What follows belongs to an exercise in optimizing a design on an open flow for small area, a short achievable clock period and few clock cycles per item; a production flow would make more cautious choices. RTL that was checked went through simulation tests only; none was proved equivalent to the original. Not every run is shown, and edits may drop behaviour that the tests do not exercise. Only the layout flow was run in runs 2 to 4; the RTL was not checked for function there.

### Top view of the die, run 1

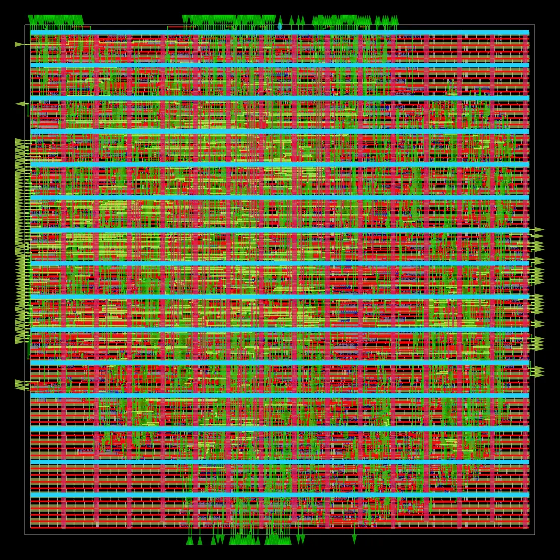
### Clock network drawn from the DEF, run 1

Scale bar: 50 um.
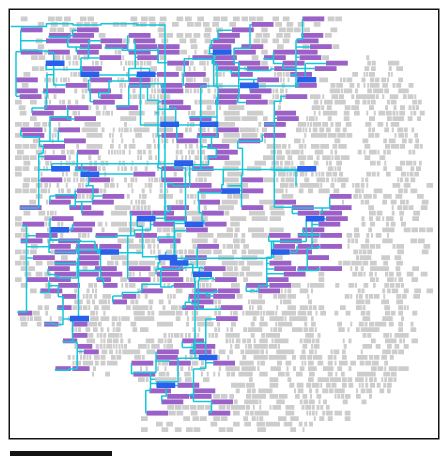
### Wire density map, run 1

21 x 21 tiles, from dark blue (low) to red (high), scaled to the fullest tile. Values are wire area over tile area, all layers added.
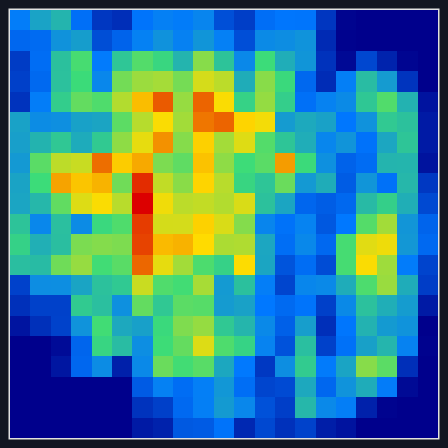
### Clock tree branches, run 1

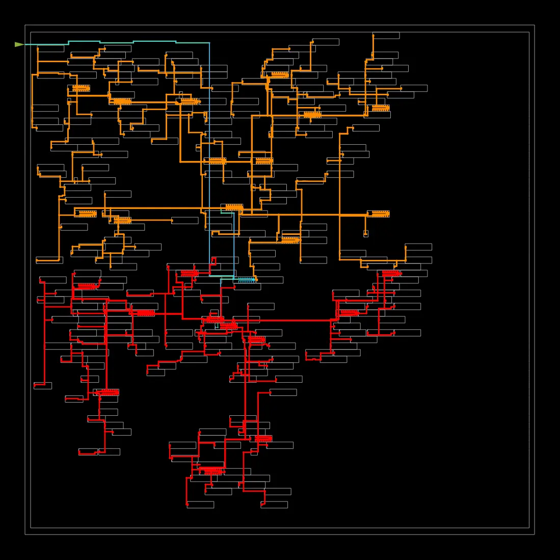
[design/flow/config.mk]
export PLATFORM = sky130hd
export DESIGN_NAME = ntt_16point
export DESIGN_NICKNAME = ntt_16point
export VERILOG_FILES = /design/flow/design.v
export SDC_FILE = /design/flow/constraint.sdc
export NUM_CORES = 4
export LEC_CHECK = 0
export CAP_MARGIN = 20
export CORE_MARGIN = 2
export CORE_UTILIZATION = 40
export SLEW_MARGIN = 20
[design/flow/constraint.sdc]
create_clock -name core_clock -period 16.0 [get_ports {clk}]
set_input_delay 3.2000 -clock core_clock [delete_from_list [all_inputs] [get_ports {clk}]]
set_output_delay 3.2000 -clock core_clock [all_outputs]
set_load 0.01 [all_outputs]
[design/flow/design.v]
module ntt_16point(
    input wire clk,
    input wire rst,
    input wire start,
    input wire [111:0] data_in,
    output reg done,
    output reg [6:0] result_0,
    output reg [6:0] result_1,
    output reg [6:0] result_2,
    output reg [6:0] result_3,
    output reg [6:0] result_4,
    output reg [6:0] result_5,
    output reg [6:0] result_6,
    output reg [6:0] result_7,
    output reg [6:0] result_8,
    output reg [6:0] result_9,
    output reg [6:0] result_10,
    output reg [6:0] result_11,
    output reg [6:0] result_12,
    output reg [6:0] result_13,
    output reg [6:0] result_14,
    output reg [6:0] result_15
);
    localparam Q = 97;
    wire [6:0] omega [0:15];
    wire [6:0] input_data [0:15];
    reg [6:0] data [0:15];
    reg [3:0] stage;
    reg [4:0] i;
    reg computing;
    reg [3:0] m, k, j;
    reg [6:0] t, u, tw;
    reg [4:0] twiddle_idx;
    assign omega[0] = 1;
    assign omega[1] = 27;
    assign omega[2] = 50;
    assign omega[3] = 41;
    assign omega[4] = 96;
    assign omega[5] = 70;
    assign omega[6] = 47;
    assign omega[7] = 56;
    assign omega[8] = 1;
    assign omega[9] = 27;
    assign omega[10] = 50;
    assign omega[11] = 41;
    assign omega[12] = 96;
    assign omega[13] = 70;
    assign omega[14] = 47;
    assign omega[15] = 56;
    genvar gk;
    generate
        for (gk = 0; gk < 16; gk = gk + 1) begin : g_in
            assign input_data[gk] = data_in[7*gk +: 7];
        end
    endgenerate
    function [6:0] mod_mult;
        input [6:0] a;
        input [6:0] b;
        reg [13:0] temp;
        begin
            temp = a * b;
            mod_mult = temp % Q;
        end
    endfunction
    function [6:0] mod_add;
        input [6:0] a;
        input [6:0] b;
        reg [7:0] temp;
        begin
            temp = a + b;
            if (temp >= Q)
                mod_add = temp - Q;
            else
                mod_add = temp[6:0];
        end
    endfunction
    function [6:0] mod_sub;
        input [6:0] a;
        input [6:0] b;
        reg signed [7:0] temp;
        begin
            temp = a - b;
            if (temp < 0)
                mod_sub = temp + Q;
            else
                mod_sub = temp[6:0];
        end
    endfunction
    function [3:0] bit_reverse;
        input [3:0] idx;
        begin
            bit_reverse = {idx[0], idx[1], idx[2], idx[3]};
        end
    endfunction
    always @(posedge clk) begin
        if (rst) begin
            done <= 0;
            computing <= 0;
            stage <= 0;
            i <= 0;
        end else begin
            if (start && !computing) begin
                data[0] <= input_data[bit_reverse(0)];
                data[1] <= input_data[bit_reverse(1)];
                data[2] <= input_data[bit_reverse(2)];
                data[3] <= input_data[bit_reverse(3)];
                data[4] <= input_data[bit_reverse(4)];
                data[5] <= input_data[bit_reverse(5)];
                data[6] <= input_data[bit_reverse(6)];
                data[7] <= input_data[bit_reverse(7)];
                data[8] <= input_data[bit_reverse(8)];
                data[9] <= input_data[bit_reverse(9)];
                data[10] <= input_data[bit_reverse(10)];
                data[11] <= input_data[bit_reverse(11)];
                data[12] <= input_data[bit_reverse(12)];
                data[13] <= input_data[bit_reverse(13)];
                data[14] <= input_data[bit_reverse(14)];
                data[15] <= input_data[bit_reverse(15)];
                computing <= 1;
                done <= 0;
                stage <= 0;
                i <= 0;
            end else if (computing) begin
                if (stage < 4) begin
                    if (i < 16) begin
                        m = 1 << stage;   
                        k = i >> (stage + 1);   
                        j = i & ((1 << (stage + 1)) - 1);   
                        if (j < m) begin
                            twiddle_idx = (j << (4 - stage - 1)) & 15;
                            tw = omega[twiddle_idx];
                            t = mod_mult(tw, data[i + m]);
                            u = data[i];
                            data[i] <= mod_add(u, t);
                            data[i + m] <= mod_sub(u, t);
                        end
                        i <= i + 1;
                    end else begin
                        i <= 0;
                        stage <= stage + 1;
                    end
                end else begin
                    result_0 <= data[0];
                    result_1 <= data[1];
                    result_2 <= data[2];
                    result_3 <= data[3];
                    result_4 <= data[4];
                    result_5 <= data[5];
                    result_6 <= data[6];
                    result_7 <= data[7];
                    result_8 <= data[8];
                    result_9 <= data[9];
                    result_10 <= data[10];
                    result_11 <= data[11];
                    result_12 <= data[12];
                    result_13 <= data[13];
                    result_14 <= data[14];
                    result_15 <= data[15];
                    done <= 1;
                    computing <= 0;
                end
            end
        end
    end
endmodule
[design/flow/run.sh]
#!/bin/bash
# synth_recipe.tcl (not shown) runs the flow's synth.tcl, then flattens the netlist and writes it again
# the make line also repeats each setting of config.mk as NAME=value (left out here)
make -C /OpenROAD-flow-scripts/flow DESIGN_CONFIG=/design/flow/config.mk WORK_HOME=/design/flow/orfs CLKGATE_MAP_FILE= SYNTH_SCRIPT=/design/flow/synth_recipe.tcl finish
==> flow_summary.yaml, run 1 <==
hold_path:
  min_path_type: "reg -> reg"
  holdCritStartpoint: "done"
  holdPathEnd: "done"
  hold_path_depth: 2
clock_network:
  clockBufferDepth: 3
  htree_levels: 1
  cts-buffers-inserted: 25
  path_clk_slew_ps: 60
  cts_tree: "done"
  ctsHoldBuffers: 0
  clk_latency_ps: 550
finish:
  final_common_cell: "nand2_1"
  post-route-util_pct: 52.4
  layout-area-overhead-vs-synth_pct: 29.7
  mostFrequentLayoutCells: "247 x nand2_1, 227 x clkdlybuf4s50_1, 224 x edfxtp_1, 120 x buf_4, 117 x nor2_1"
  layout.nets: 2168
  diodes: 0
  drive_above_1_share_pct: 17.9
  final_cell_area_sq_mm: 0.0219
  instances_no_fill: 2514
timing:
  whs_ps: 449
  slew_headroom_pct: 34.2
  worstMarginPinSlew_ps: 979
  setup_ws_ps: 525
  clock_skew_ps: 23.2
  hold_viol_final: 0
  period_needed_ps: 15470
  drv_slew: 0
  setup_tns_ps: 0
  max_freq_mhz: 64.6
  report.final.setup_viol: 0
  rsz0062_at_grt: "yes"
  period_share_pct: 96.7
synthesis:
  yosysWarnings: 1
  synthesis.area_sq_mm: 0.0169
  syn-instance-count: 1653
  synth_area_leaders: "edfxtp_1 40%, mux4_2 8.4%, nand2_1 5.5%, ha_1 5.2%, o21ai_0 3.4%"
  synth_nets: 1865
  synth.avg_cell_area_sq_um: 10.2
  yosysTopAreaCell: "edfxtp_1"
  synth_ff_type: "edfxtp_1"
  yosysTopAreaCellShare_pct: 39.8
  synth.distinct_cells: 92
  ys_seq_area_share_pct: 41.5
  synth.ff_latch_count: 239
  synth-async-reset-ratio_pct: 0
  synth_edf_count: 224
routing:
  top_layer: "met4"
  final_antenna_net_count: 0
  firstDrtPassIters: 6
  wl_met1_um: 24800
  met3_length_um: 5460
  avgViaCountPerCell: 6.02
  drc: 0
  drt_iter0_markers: 1439
  met2_length_um: 30300
grt:
  grt_max_degree: 64
  antenna_found_initial: 0
  globalRouteMet2Util_pct: 47.5
  use_met1_pct: 36.4
  met3_usage_pct: 5.00
  grt-ovfl-total: 0
  top_usage_layer: "met2"
  grt_pass1_vias: 14597
  grt_pass1_wl_um: 92100
placement:
  placed_area_sq_mm: 0.0205
  io_buffers: 227
  routabilityCongestion: 0.938
  place_ws_ps: -140
  hpwl_um: 48400
  dp_cells: 2439
floorplan:
  core-area_sq_mm: 0.0419
  start_util_pct: 40.4
  die_x_um: 210
  row_count: 75
critical_path:
  reg2reg_to: "data[1][5]"
  crit_path_top_delay_cell: "fa_1"
  worstPathRequired_ps: 16260
  r2r_cells: 72
  cp_slowest_stage_delay_ps: 580
  cp-startpoint: "stage[2]"
  reg2reg_slack_ps: 530
  endpoint_kind: "flip-flop"
  critPathArrivalTime_ps: 15740
  cp_max_fo: 16
  worstSetupEndpoint: "data[1][5]"
  start_kind: "flip-flop"
  crit_type: "reg -> reg"
  r2r_start: "stage[2]"
flow_run:
  maxCapViolations: 0
outcome:
  outcome: "timing/DRC/antenna clean"
Testbench counts for the RTL of run 1, summed over its fixed seeds: cycles 35,840, transforms 512.
About 'Top view of the die':
drt total wl: 63,300 um
Die ar.: 0.0440 sq mm
die height: 210 um
I/O pin count: 228

About 'Clock network drawn from the DEF':
legend:
  purple:
    item: flip-flops
    count: 239
  cyan:
    item: clock wires
    length: 3,180 um
  blue:
    item: cells driving clock nets
    count: 25
routed clock nets: 26

About 'Wire density map':
mean over tiles: 0.24
emptiest ninth of the die: bottom left
tiles over half the peak: 28%
nearly empty tiles: 11%
fullest tile: 0.67
gr usage total: 28.2%
via count: 15.1k
WL/cell: 25.2 um

About 'Clock tree branches':
clk sinks: 239
CTS root buf: clkbuf_16

-- run 1: flip-flops by register name, summed over array words and instances, names as in the netlist, named ones only --
register,cells
result_15,7
result_7,7
data,112
i,5
result_5,7
result_3,7
result_14,7
result_12,7
result_2,7
result_13,7
result_1,7
result_0,7
result_11,7
done,1
result_8,7
result_10,7
result_6,7
result_9,7
stage,4
computing,1
result_4,7
-- run 1: synthesized netlist by cell type, drive strengths merged (5+ instances only) --
master / instances
a211o: 7
a211oi: 17
a21o: 18
a21oi: 69
a31oi: 45
and2: 32
and3: 10
buf: 14
clkbuf: 69
dfxtp: 15
edfxtp: 224
fa: 27
ha: 70
inv: 51
mux2i: 31
mux4: 63
nand2: 248
nand2b: 10
nand3: 66
nand3b: 6
nand4: 7
nor2: 123
nor2b: 27
nor3: 29
nor3b: 7
nor4: 6
o2111a: 5
o2111ai: 6
o211a: 5
o211ai: 53
o21a: 9
o21ai: 123
o22ai: 5
o31a: 5
o31ai: 8
or2: 6
or3: 13
xnor2: 44
xor2: 19
-- run 1: cells by family after synthesis --
| family | Yosys count | synth area share, % |
|---|---|---|
| xor+xnor | 63 | 3.26 |
| flops | 239 | 41.5 |
| buf+inv | 136 | 3.19 |
| compound gates | 419 | 16.7 |
| mux | 96 | 10.4 |
| fa+ha+maj | 97 | 8.37 |
| simple gates | 603 | 16.6 |
-- run 1: worst max-delay path: cells and delay by family, from the launching register on --
kind	cells	cell delay [ps]
AOI/OAI and AO/OA	24	4910
adders and majority gates	12	4150
and+or+nand+nor	20	3100
buffers and inverters	9	1150
xor gates and xnor gates	4	760
muxes	3	720
DFF	1	350
-- run 1: repair_timing --
item | in CTS | in global routing
endpoints found under the hold margin | 0 | 0
setup buffers | 2 | 27
pin swaps | 1 | 36
setup endpoints to repair | 90 | 112
gates resized for setup | 2 | 99
-- run 1: cell type report --
type | count | area [sq um]
Clock buffer | 31 | 668
Clock inverter | 15 | 135
Fill cell | 3774 | 19900
Inverter | 53 | 199
Multi-Input combinational cell | 1278 | 9840
Sequential cell | 239 | 7040
Tap cell | 539 | 674
Timing Repair Buffer | 359 | 3390
### Drive-strength map, run 1

Scale bar: 50 um.
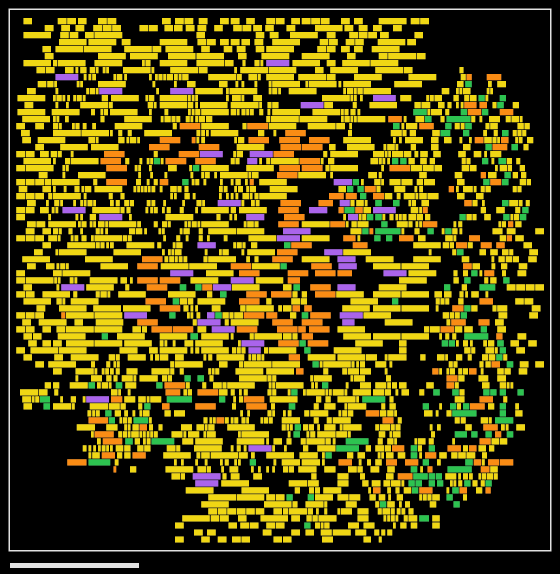

## Run 2: large edit since run 1, in outline
design/flow/design.v: 165 -> 2810 lines; modules unchanged: 0
  ntt_fa: new, 4 lines
  ntt_ha: new, 4 lines
  ntt_16point: edited, 165 -> 2802 lines
==> module ntt_fa as of run 2 <==
module ntt_fa(input a, input b, input c, output s, output co);
  assign s = a ^ b ^ c;
  assign co = (a & b) | (c & (a ^ b));
endmodule
==> module ntt_ha as of run 2 <==
module ntt_ha(input a, input b, output s, output co);
  assign s = a ^ b;
  assign co = a & b;
endmodule
--- a/design/flow/config.mk
+++ b/design/flow/config.mk
@@ -10,2 +10,3 @@
 export CORE_UTILIZATION = 40
 export SLEW_MARGIN = 20
+export SYNTH_HIERARCHICAL = 1
### Drive-strength map, run 2

Scale bar: 100 um.
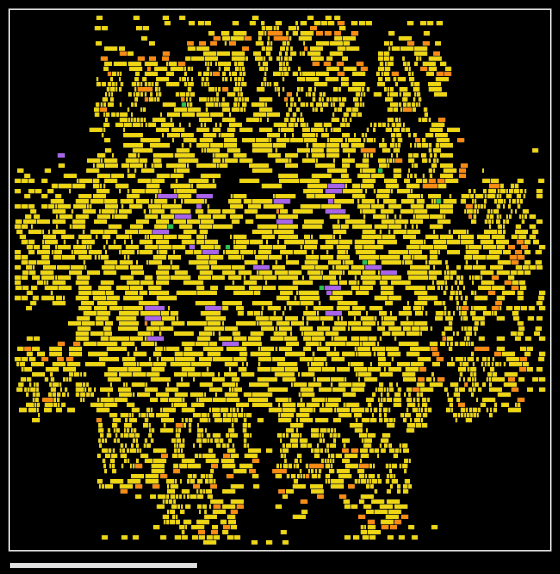
legend:
  green:
    size: drive 3 to 4
    cells: 7
    share: 0.24%
  purple:
    size: drive 6 and up
    cells: 25
    share: 0.85%
  orange:
    size: drive 2
    cells: 140
    share: 4.8%
  yellow:
    size: drive 1 or less
    cells: 2,770
    share: 94%

### Clock tree branches, run 2

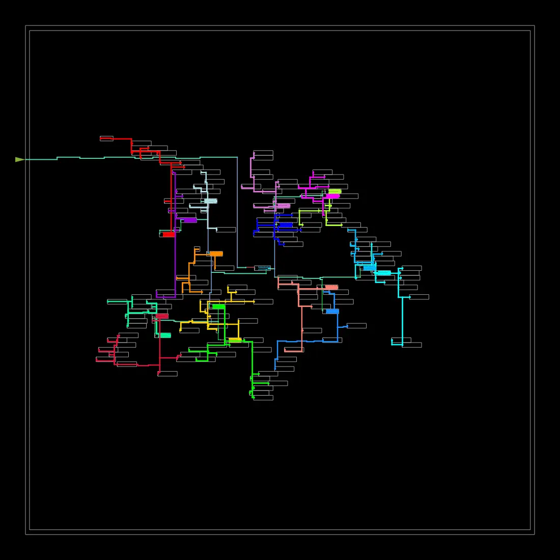
FF+latch count: 141
H-tree Lvls: 4
Num CTS Buffers: 17
clk sinks: 141

### Clock network drawn from the DEF, run 2

Scale bar: 100 um.
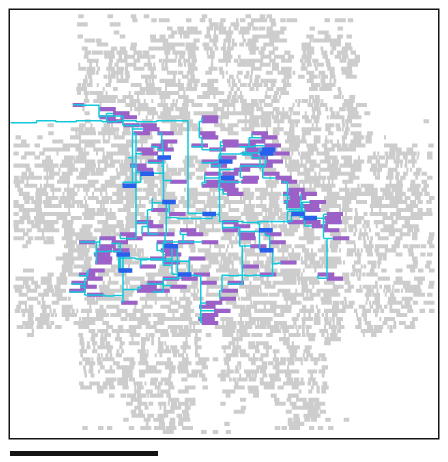
legend:
  blue:
    item: cells driving clock nets
    count: 17
  cyan:
    item: clock wires
    length: 2,080 um
  purple:
    item: flip-flops
    count: 141
routed clock nets: 18

==> run 2 against run 1 <==
Net effect:
- hold slack improved by 39 ps
- highest routed layer is now met5
- final area increased by 60%
- setup slack better by 1900 ps
- still clean
- wire length is 24% higher
- critical path depth fell by 47
==> flow_summary.yaml, run 2 <==
floorplan:
  row_count: 104
  die_x_um: 289
  start_util_pct: 40.3
  core-area_sq_mm: 0.0803
  die_h_um: 289
  io_pins: 228
  die-area_sq_mm: 0.0832
finish:
  final_cell_area_sq_mm: 0.0352
  layout-area-overhead-vs-synth_pct: 8.75
  drive_above_1_share_pct: 5.85
  final_common_cell: "fa_1"
  post-route-util_pct: 43.9
  seqCellArea_sq_mm: 0.00422
  fillers: 7426
  mostFrequentLayoutCells: "721 x fa_1, 384 x inv_1, 259 x ha_1, 226 x clkdlybuf4s50_1, 156 x nand2_1"
  multi_input_area_sq_mm: 0.0253
  layout.nets: 4024
clock_network:
  clockRootBuffer: "clkbuf_16"
  clk_latency_ps: 420
  cts_setup_buffers: 0
  cts_tree: "done"
  path_clk_slew_ps: 60
  ctsHoldBuffers: 0
  clockBufferDepth: 2
  cts_resized: 0
critical_path:
  cp_max_fo: 27
  crit_path_top_delay_cell: "fa_1"
  start_kind: "flip-flop"
  worstPathRequired_ps: 12800
  critPathArrivalTime_ps: 10370
  crit_type: "reg -> out"
  cp_slowest_stage_delay_ps: 1150
  r2r_start: "done"
  crit_top_cell: "fa_1"
  cp-startpoint: "r945"
  endpoint_kind: "output pin"
synthesis:
  synth.distinct_cells: 80
  synth.avg_cell_area_sq_um: 11.1
  synth.ff_latch_count: 141
  yosys-top-cells-count: "721 x fa_1, 384 x inv_1, 259 x ha_1"
  ys_seq_area_share_pct: 13.0
  synth_ff_type: "edfxtp_1"
  yosysMostFrequentCell: "fa_1"
  yosysWarnings: 7
  syn-instance-count: 2915
  synth_area_leaders: "fa_1 45%, edfxtp_1 13%, ha_1 10%, inv_1 4.5%, mux2_2 3.8%"
  synth_nets: 4010
  synth_edf_count: 140
  synthesis.area_sq_mm: 0.0324
  yosysTopAreaCellShare_pct: 44.6
  yosysTopAreaCell: "fa_1"
  synth-async-reset-ratio_pct: 0
routing:
  finalWirelength_um: 78500
  drt_iter0_markers: 1473
  firstDrtPassIters: 6
  final_antenna_net_count: 0
  vias: 20931
  wl_per_cell_um: 19.6
  avgViaCountPerCell: 5.23
  drc: 0
placement:
  hpwl_um: 70000
  routabilityCongestion: 0.887
  placed_area_sq_mm: 0.0346
  io_buffers: 227
timing:
  whs_ps: 489
  period_share_pct: 84.8
  setup_tns_ps: 0
  hold_viol_final: 0
  slew_headroom_pct: 34.4
  period_needed_ps: 13570
  clock_skew_ps: 0
  max_freq_mhz: 73.7
  worstMarginPinSlew_ps: 982
  rsz0062_at_grt: "no"
  drv_slew: 0
  report.final.setup_viol: 0
hold_path:
  min_path_type: "reg -> reg"
  holdCritStartpoint: "done"
grt:
  grt_pass1_vias: 21497
  grt_max_degree: 73
  grt_use_total_pct: 19.3
  antenna_found_initial: 7
  grt-ovfl-total: 0
  grt_pass1_wl_um: 122000
outcome:
  outcome: "timing/DRC/antenna clean"
flow_run:
  maxCapViolations: 0
==> run 2: changes by cell type after synthesis, moves of 50 or more <==
cell	delta
fa_1	+694
inv_1	+333
ha_1	+189
buf_4	+112
mux2_2	+108
nand2_1	-92
edfxtp_1	-84
mux4_2	-55
nand3_1	-50
==> run 2: path summary, 6_finish.rpt <==
| path | to | slack, ps | cells after the start |
|---|---|---|---|
| setup / recovery | result_5[6] | 2430 | 25 |
| hold / removal | done | 490 | 2 |
| setup reg to reg | done | 15430 | 2 |
| hold reg to reg | done | 490 | 2 |
==> run 2: critical path, delay by kind of cell, from the launching register on <==
kind	cells	cell delay (ps)
AND/OR/NAND/NOR	1	180
adder cells (fa/ha/maj)	18	7590
AO/OA/AOI/OAI	4	1080
flip-flops	1	410
buffers and inverters	2	690
==> run 2: cell type report <==
class | instances | share of cell area [%]
Clock buffer | 18 | 1.22
Clock inverter | 14 | 0.473
Multi-Input combinational cell | 2154 | 71.9
Sequential cell | 141 | 12.0
Inverter | 384 | 4.09
Antenna cell | 1 | 0.00711
Timing Repair Buffer | 231 | 6.54
Tap cell | 1060 | 3.77
==> run 2: per-module statistics from Yosys (local to each module, per instance) <==
module	times used	cell area [sq um]	flops+latches	cells
ntt_fa	721	20.0	0	1
ntt_16point	1	16000	141	2040
ntt_ha	154	12.5	0	1
==> run 2: cells by family (layout without fill, tap and decap cells) <==
family | Yosys count | count (layout) | share of synthesized area, %
other cells | 0 | 1 | 0
fa+ha+maj | 981 | 981 | 54.6
buf+inv | 620 | 647 | 8.76
flops | 141 | 141 | 13.0
compound gates | 491 | 491 | 9.84
mux | 160 | 160 | 5.69
simple gates | 486 | 486 | 7.02
xor+xnor | 36 | 36 | 1.02
==> run 2: routing by layer <==
layer	vias up	GRT usage, %	share of wire [%]
met5	-	0	0.094
met4	12	2.38	0.98
met3	43	4.59	7.5
met2	544	30.5	46
met1	10733	27.7	45
li1	9599	-	-
==> run 2: through the flow <==
step	cells	setup slack (ps)
2_1_floorplan	2915	4200
3_3_place_gp	3970	2930
3_5_place_dp	3970	2800
4_1_cts	4002	2330
5_1_grt	4002	1900
6_report	4003	2430
### I/O nets highlighted, run 2

Scale bar: 100 um.
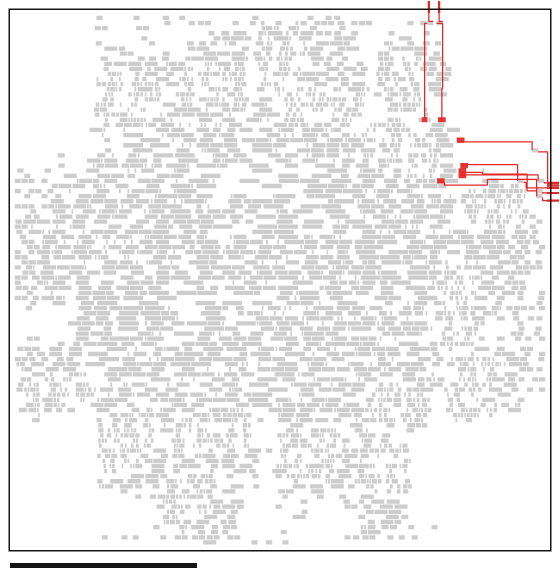

==> run 2 -> run 3 <==
--- a/design/flow/config.mk
+++ b/design/flow/config.mk
@@ -10,2 +10,3 @@
 export CORE_UTILIZATION = 40
+export SETUP_SLACK_MARGIN = 5
 export SLEW_MARGIN = 20
### I/O nets highlighted, run 3

Scale bar: 100 um.
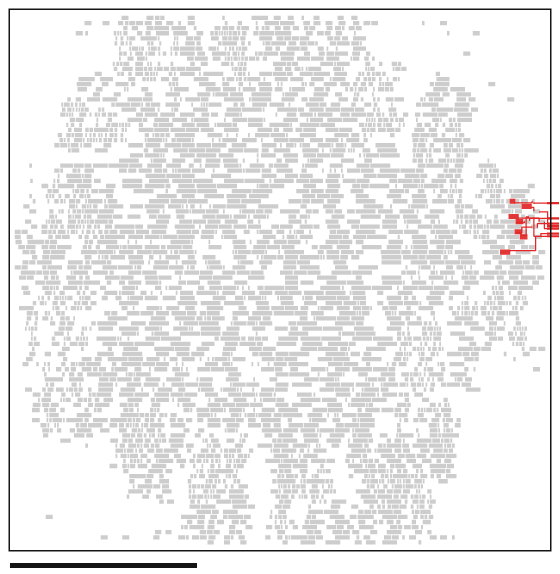
legend:
  red:
    port: result_5
    bits: 7
    direction: output
    edge: right
    end_cells: 7
    wire: 151 um
IO buf count: 227

### Wire density map, run 3

29 x 29 tiles, from dark blue (low) to red (high), scaled to the fullest tile. Values are wire area over tile area, all layers added.
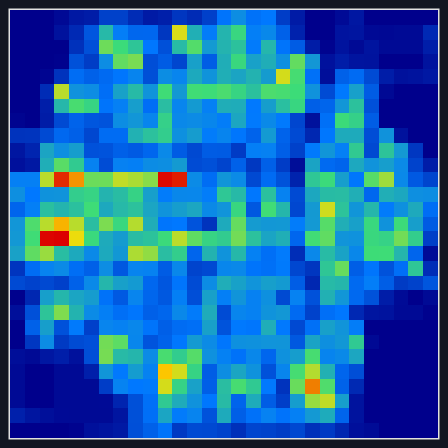
fullest tile: 0.71
mean over tiles: 0.18
emptiest ninth of the die: top right
nearly empty tiles: 16%
densest ninth of the die: left middle
WL/cell: 21.0 um
via count: 22.8k

### Top view of the die, run 3

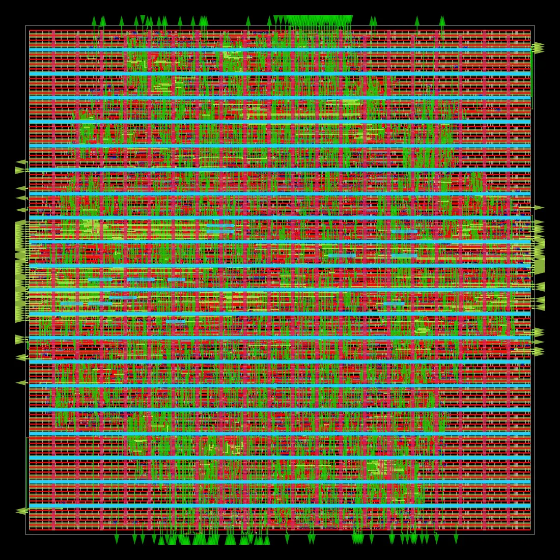
final std cells w/o fill: 4,309
Die ar.: 0.0832 sq mm

==> run 3 against run 2 <==
Net effect:
- first-iteration DRC count shrank 5.8%
- register-to-register slack is essentially flat
- sequential share of layout area shrank 1.4 points
- core utilization grew 5.9 points
- clock-buffer cell count is the same
- final area grew 13%
- via count grew 8.8%
- critical path depth shrank 1
- area after synthesis is the same
- critical endpoint is now result_0[5]
==> flow_summary.yaml, run 3 <==
grt:
  grt_pass1_wl_um: 139000
  grt_max_degree: 72
  grt_pass1_vias: 24689
  grt_use_total_pct: 22.0
  antenna_found_initial: 23
  grt-ovfl-total: 0
floorplan:
  io_pins: 228
  core-area_sq_mm: 0.0803
  die_h_um: 289
  die_x_um: 289
  start_util_pct: 40.3
  row_count: 104
synthesis:
  synth_edf_count: 140
  synth.distinct_cells: 80
  yosysMostFrequentCell: "fa_1"
  synth_nets: 4010
  synth.avg_cell_area_sq_um: 11.1
  yosysTopAreaCell: "fa_1"
  synth.ff_latch_count: 141
  yosysTopAreaCellShare_pct: 44.6
  synth_ff_type: "edfxtp_1"
  synth-async-reset-ratio_pct: 0
  synth_area_leaders: "fa_1 45%, edfxtp_1 13%, ha_1 10%, inv_1 4.5%, mux2_2 3.8%"
  ys_seq_area_share_pct: 13.0
  yosys-top-cells-count: "721 x fa_1, 384 x inv_1, 259 x ha_1"
  yosysWarnings: 7
  syn-instance-count: 2915
  synthesis.area_sq_mm: 0.0324
clock_network:
  path_clk_slew_ps: 70
  clockBufferDepth: 2
  numClockSinks: 141
  htree_levels: 4
  cts_tree: "done"
  clk_latency_ps: 430
  cts-buffers-inserted: 17
  clockRootBuffer: "clkbuf_16"
routing:
  firstDrtPassIters: 7
  drt_iter0_markers: 1387
  finalWirelength_um: 90700
  drc: 0
  final_antenna_net_count: 0
  avgViaCountPerCell: 5.28
finish:
  post-route-util_pct: 49.8
  layout.nets: 4320
  layout-area-overhead-vs-synth_pct: 23.4
  fillers: 6982
  mostFrequentLayoutCells: "399 x fa_2, 357 x inv_1, 322 x fa_1, 216 x buf_4, 195 x ha_1"
  final_common_cell: "fa_2"
  drive_above_1_share_pct: 35.8
  final_cell_area_sq_mm: 0.0399
timing:
  drv_slew: 0
  clock_skew_ps: 0
  setup_ws_ps: 4060
  hold_viol_final: 0
  report.final.setup_viol: 0
  period_share_pct: 74.6
  slew_headroom_pct: 33.4
  rsz0062_at_grt: "yes"
  worstMarginPinSlew_ps: 998
  setup_tns_ps: 0
  period_needed_ps: 11940
  max_freq_mhz: 83.7
critical_path:
  path_delay_family: "adder cells"
  reg2reg_slack_ps: 15420
  critPathArrivalTime_ps: 8740
  crit_chain: "ha_2 > fa_2 > fa_2 > fa_2 > fa_2 > fa_2 > fa_2 > fa_2 > fa_2 > fa_2 > fa_2 > o22ai_2 > a221o_1 > or2_4 > ha_4 > fa_2 > fa_2 > fa_2 > fa_2 > fa_2 > ha_4 > buf_4 > mux2_2 > buf_6"
  cp_max_fo: 7
  endpoint_kind: "output pin"
  crit_type: "reg -> out"
  crit_buf_inv: 2
  start_kind: "flip-flop"
  worstPathRequired_ps: 12800
  crit_path_top_delay_cell: "fa_2"
  crit_top_cell: "fa_2"
  cp_slowest_stage_delay_ps: 640
flow_run:
  maxCapViolations: 0
outcome:
  outcome: "timing/DRC/antenna clean"
placement:
  placed_area_sq_mm: 0.0355
  hpwl_um: 74500
  place_ws_ps: 3580
  routabilityCongestion: 0.915
hold_path:
  min_path_type: "reg -> reg"
-- run 3: cell counts after synthesis --
No cell type changed its count.
-- run 3: per-module statistics from Yosys (local to each module, per instance) --
module,flip-flops and latches,cells inside,copies in the design
ntt_16point,141,2040,1
ntt_fa,0,1,721
ntt_ha,0,1,154
-- run 3: repair_timing --
action / 4_1_cts / 5_1_grt
resized for setup: 774 / 179
hold buffers: 0 / 0
pin swaps: 125 / 73
setup endpoints to repair: 112 / 112
cloned: 0 / 0
buffers inserted: 237 / 62
-- run 3: final cells by class --
class	instances	area [sq um]	share of cell area (%)
Antenna cell	11	27.5	0.0689
Tap cell	1060	1330	3.32
Clock inverter	14	134	0.335
Clock buffer	18	429	1.07
Inverter	384	1450	3.63
Sequential cell	141	4220	10.6
Timing Repair Buffer	527	4830	12.1
Multi-Input combinational cell	2154	27500	68.9
-- run 3: worst paths after layout --
path         start          end  cells after the start
max           r954  result_0[5]                     24
min           done         done                      2
max reg2reg   done         done                      2
min reg2reg   done         done                      2
-- run 3: logic make-up after synthesis --
group | share of synthesized area, %
flip-flops | 13.0
adder cells (fa/ha/maj) | 54.6
XOR/XNOR | 1.02
AO/OA/AOI/OAI | 9.84
AND/OR/NAND/NOR | 7.02
buffers and inverters | 8.76
multiplexers | 5.69
-- run 3: worst reg2reg max path, delay by kind of cell (launching register included) --
| kind | cells | cell delay, ps |
|---|---|---|
| simple gates | 2 | 150 |
| flops | 1 | 330 |
-- run 3: routing by layer --
metal  vias to the layer above  part of all wire [%]  global-route usage [%]
met3                       118                   5.9                    4.50
met1                     11805                    40                    27.5
met4                        26                   2.3                    5.00
li1                      10209                     -                       -
met2                       611                    52                    39.1
met5                         -                  0.17                       0
-- run 3: stage by stage --
stage                     hold slack (ps)  std cells
after CTS                             517       4236
final                                 515       4309
after detailed placement              508       3967
after global placement                506       3967
after global routing                  578       4304
after floorplan                       503       2915
### Clock tree branches, run 3

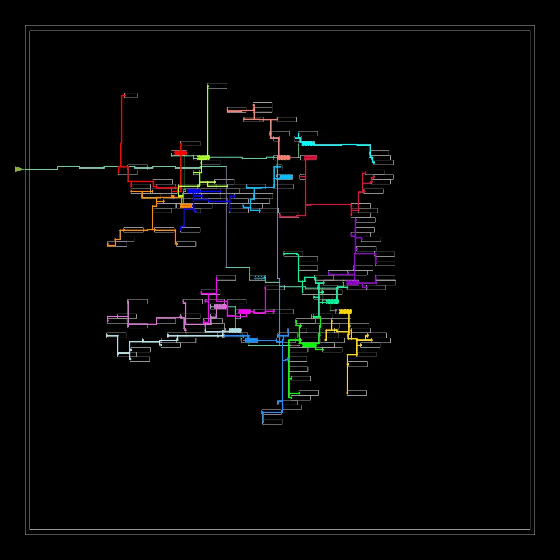

==> run 4: too many edits to list; what changed since run 3 <==
design/flow/design.v: 2810 -> 2831 lines; modules unchanged: 2
  ntt_16point: edited, 2802 -> 2823 lines
==> design/flow/flow/run.sh (new file) <==
#!/bin/bash
set -euo pipefail
export BUFFER_PORTS_ARGS="-buffer_cell sky130_fd_sc_hd__buf_1"
bash standard.sh > flow_make.log 2>&1
==> design/flow/standard.sh (new file) <==
#!/bin/bash
# synth_recipe.tcl (not shown) runs the flow's synth.tcl, then flattens the netlist and writes it again
# the make line also repeats each setting of config.mk as NAME=value (left out here)
make -C /OpenROAD-flow-scripts/flow DESIGN_CONFIG=/design/flow/config.mk WORK_HOME=/design/flow/orfs CLKGATE_MAP_FILE= SYNTH_SCRIPT=/design/flow/synth_recipe.tcl "${@:-finish}"
--- a/design/flow/config.mk
+++ b/design/flow/config.mk
@@ -9,5 +9,4 @@
 export CORE_MARGIN = 2
 export CORE_UTILIZATION = 40
-export SETUP_SLACK_MARGIN = 5
 export SLEW_MARGIN = 20
 export SYNTH_HIERARCHICAL = 1
removed: design/flow/run.sh
### Clock tree branches, run 4

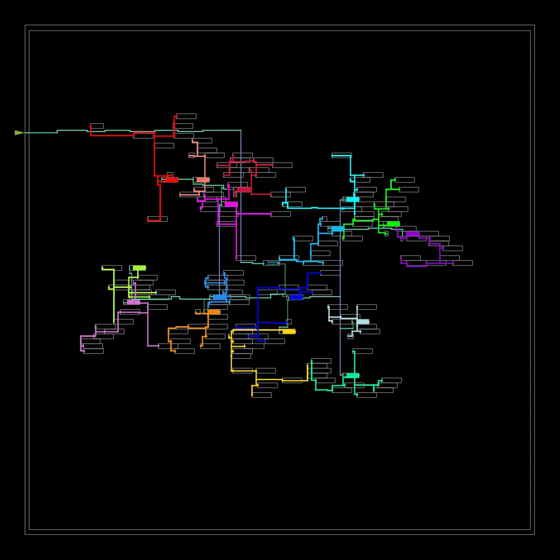
FF+latch count: 140
clk sinks: 140

### Drive-strength map, run 4

Scale bar: 100 um.
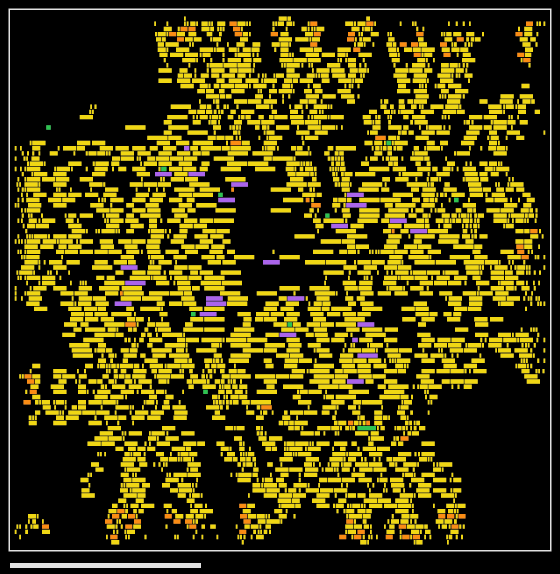
legend:
  yellow:
    size: drive 1 or less
    cells: 2,597
    share: 96%
  orange:
    size: drive 2
    cells: 74
    share: 2.7%
  purple:
    size: drive 6 and up
    cells: 23
    share: 0.85%
  green:
    size: drive 3 to 4
    cells: 10
    share: 0.37%
Signal buffers: 230
Design Area, Final: 0.0330 sq mm

### I/O nets highlighted, run 4

Scale bar: 100 um.
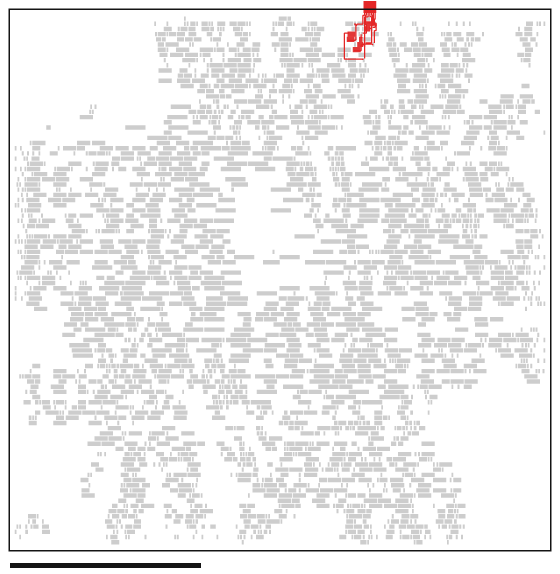
legend:
  red:
    port: result_5
    bits: 7
    direction: output
    edge: top
    end_cells: 7
    wire: 177 um

==> run 4 against run 3 <==
Net effect:
- via count down 22%
- clock-buffer cell count decreased by 1
- final area is 17% lower
- still clean on timing, DRC and antenna
- highest routed layer unchanged
==> flow_summary.yaml, run 4 <==
outcome:
  outcome: "timing/DRC/antenna clean"
clock_network:
  htree_levels: 4
  cts_resized: 0
  cts_setup_buffers: 0
  clk_latency_ps: 440
  cts_tree: "done"
  clockBufferDepth: 2
  path_clk_slew_ps: 70
  cts-buffers-inserted: 17
  ctsHoldBuffers: 0
  clockRootBuffer: "clkbuf_16"
finish:
  drive_above_1_share_pct: 3.96
  final_common_cell: "fa_1"
  instances_no_fill: 3744
  multi_input_area_sq_mm: 0.0235
  layout.nets: 3991
  layout-area-overhead-vs-synth_pct: 5.79
  post-route-util_pct: 42.7
  fillers: 7337
  seqCellArea_sq_mm: 0.00419
  mostFrequentLayoutCells: "709 x fa_1, 663 x inv_1, 476 x ha_1, 226 x buf_1, 139 x edfxtp_1"
  diodes: 0
timing:
  max_freq_mhz: 90.4
  rsz0062_at_grt: "no"
  worstMarginPinSlew_ps: 1050
  period_share_pct: 69.1
  report.final.setup_viol: 0
  whs_ps: 474
  setup_ws_ps: 4940
  setup_tns_ps: 0
  hold_viol_final: 0
  drv_slew: 0
  clock_skew_ps: 0
  period_needed_ps: 11060
  slew_headroom_pct: 30.0
routing:
  finalWirelength_um: 68400
  wl_per_cell_um: 18.3
  drt_iter0_markers: 776
  drc: 0
  vias: 17731
  avgViaCountPerCell: 4.74
  firstDrtPassIters: 5
  final_antenna_net_count: 0
critical_path:
  critPathArrivalTime_ps: 7860
  start_kind: "flip-flop"
  reg2reg_slack_ps: 15440
  cp_max_fo: 8
  endpoint_kind: "output pin"
  crit_top_cell: "fa_1"
  cp_slowest_stage_delay_ps: 550
  crit_path_top_delay_cell: "fa_1"
  crit_type: "reg -> out"
  worstPathRequired_ps: 12800
  crit_chain: "ha_1 > fa_1 > fa_1 > inv_1 > fa_1 > fa_1 > fa_1 > fa_1 > fa_1 > fa_1 > fa_1 > fa_1 > fa_1 > fa_1 > inv_1 > ha_1 > inv_1 > ha_1 > fa_1 > nand2b_1 > xnor2_1 > buf_1"
synthesis:
  synthesis.area_sq_mm: 0.0312
  synth_area_leaders: "fa_1 45%, ha_1 19%, edfxtp_1 13%, inv_1 8.0%, buf_4 2.7%"
  synth.ff_latch_count: 140
  yosysTopAreaCellShare_pct: 45.5
  yosysMostFrequentCell: "fa_1"
  syn-instance-count: 2590
  synth.avg_cell_area_sq_um: 12.0
  yosys-top-cells-count: "709 x fa_1, 663 x inv_1, 476 x ha_1"
  ys_seq_area_share_pct: 13.4
  synth_ff_type: "edfxtp_1"
  synth_nets: 3890
  yosysTopAreaCell: "fa_1"
  synth_edf_count: 139
  synth.distinct_cells: 46
  synth-async-reset-ratio_pct: 0
  yosysWarnings: 7
grt:
  antenna_found_initial: 6
  grt-ovfl-total: 0
  grt_pass1_wl_um: 111000
  grt_pass1_vias: 20550
  grt_use_total_pct: 18.0
  grt_max_degree: 75
placement:
  dp_cells: 3712
  place_ws_ps: 5380
  routabilityCongestion: 0.939
  io_buffers: 227
  placed_area_sq_mm: 0.0324
  hpwl_um: 63700
floorplan:
  die_x_um: 283
  die-area_sq_mm: 0.0803
  start_util_pct: 40.3
  row_count: 102
  io_pins: 228
  die_h_um: 283
  core-area_sq_mm: 0.0773
flow_run:
  maxCapViolations: 0
hold_path:
  min_path_type: "reg -> reg"
run 4: worst paths after layout:
check | start | end | depth (start not counted)
max | r1202 | result_5[6] | 22
min | done | done | 2
max reg2reg | done | done | 2
min reg2reg | done | done | 2
run 4: layer usage:
metal	GRT usage (%)	routed length, um	up-vias	share of wire, %
met3	4.11	3950	42	5.8
met1	24.6	30600	9289	45
met2	29.8	33100	341	48
met5	0	64	-	0.094
li1	-	-	8051	-
met4	2.91	777	8	1.1
run 4: worst max-delay path, delay by kind of cell, from the launching register on:
family	cells	cell delay, ps
buffers and inverters	4	320
AND/OR/NAND/NOR	1	210
XOR/XNOR	1	120
adder cells (fa/ha/maj)	16	6370
flip-flops	1	400
run 4: area by class of cell:
type                       count  area share, %
sequential                   140           12.7
multi-input combinational   1639           71.3
timing repair buffer         230           2.66
clock buffer                  17           1.29
clock inverter                15          0.591
inverter                     663           7.54
tap                         1040           3.94
run 4: modules after synthesis, one instance, submodules excluded:
module / flops+latches / cells inside
ntt_16point: 140 / 1655
ntt_ha: 0 / 1
ntt_fa: 0 / 1
run 4: cell families after synthesis:
group,share of synthesized area [%]
fa+ha+maj,64.6
simple gates,2.43
buf+inv,11.2
compound gates,2.84
mux,2.81
xor+xnor,2.75
flops,13.4

==> what the ideal ports hide <==
How much do the figures lean on ideal ports? The routed layouts below were timed once more, with nothing changed but the port constraints. Step 1, drivers: a clkbuf_16 drives clk and a buf_2 each remaining input, both assumed. Step 2 also shifts input and output timing later by t, the mid clock arrival at the registers, as if the neighbouring blocks saw the same clock. a / b / c = no drivers / after step 1 / after step 2; a / b = the first two.
run	t, ns	slack for setup (ns)	hold slack, ns	worst register clock-pin slew, ns
run 1	0.592	0.525 / 0.525 / 0.525	0.449 / 0.449 / 0.449	0.07 / 0.07
run 2	0.474	2.428 / 2.376 / 2.850	0.489 / 0.489 / 0.489	0.06 / 0.06
run 3	0.480	4.059 / 4.004 / 4.484	0.515 / 0.515 / 0.515	0.07 / 0.07
run 4	0.493	4.937 / 4.882 / 5.375	0.474 / 0.474 / 0.474	0.07 / 0.07
After both steps every run listed still meets setup and hold.
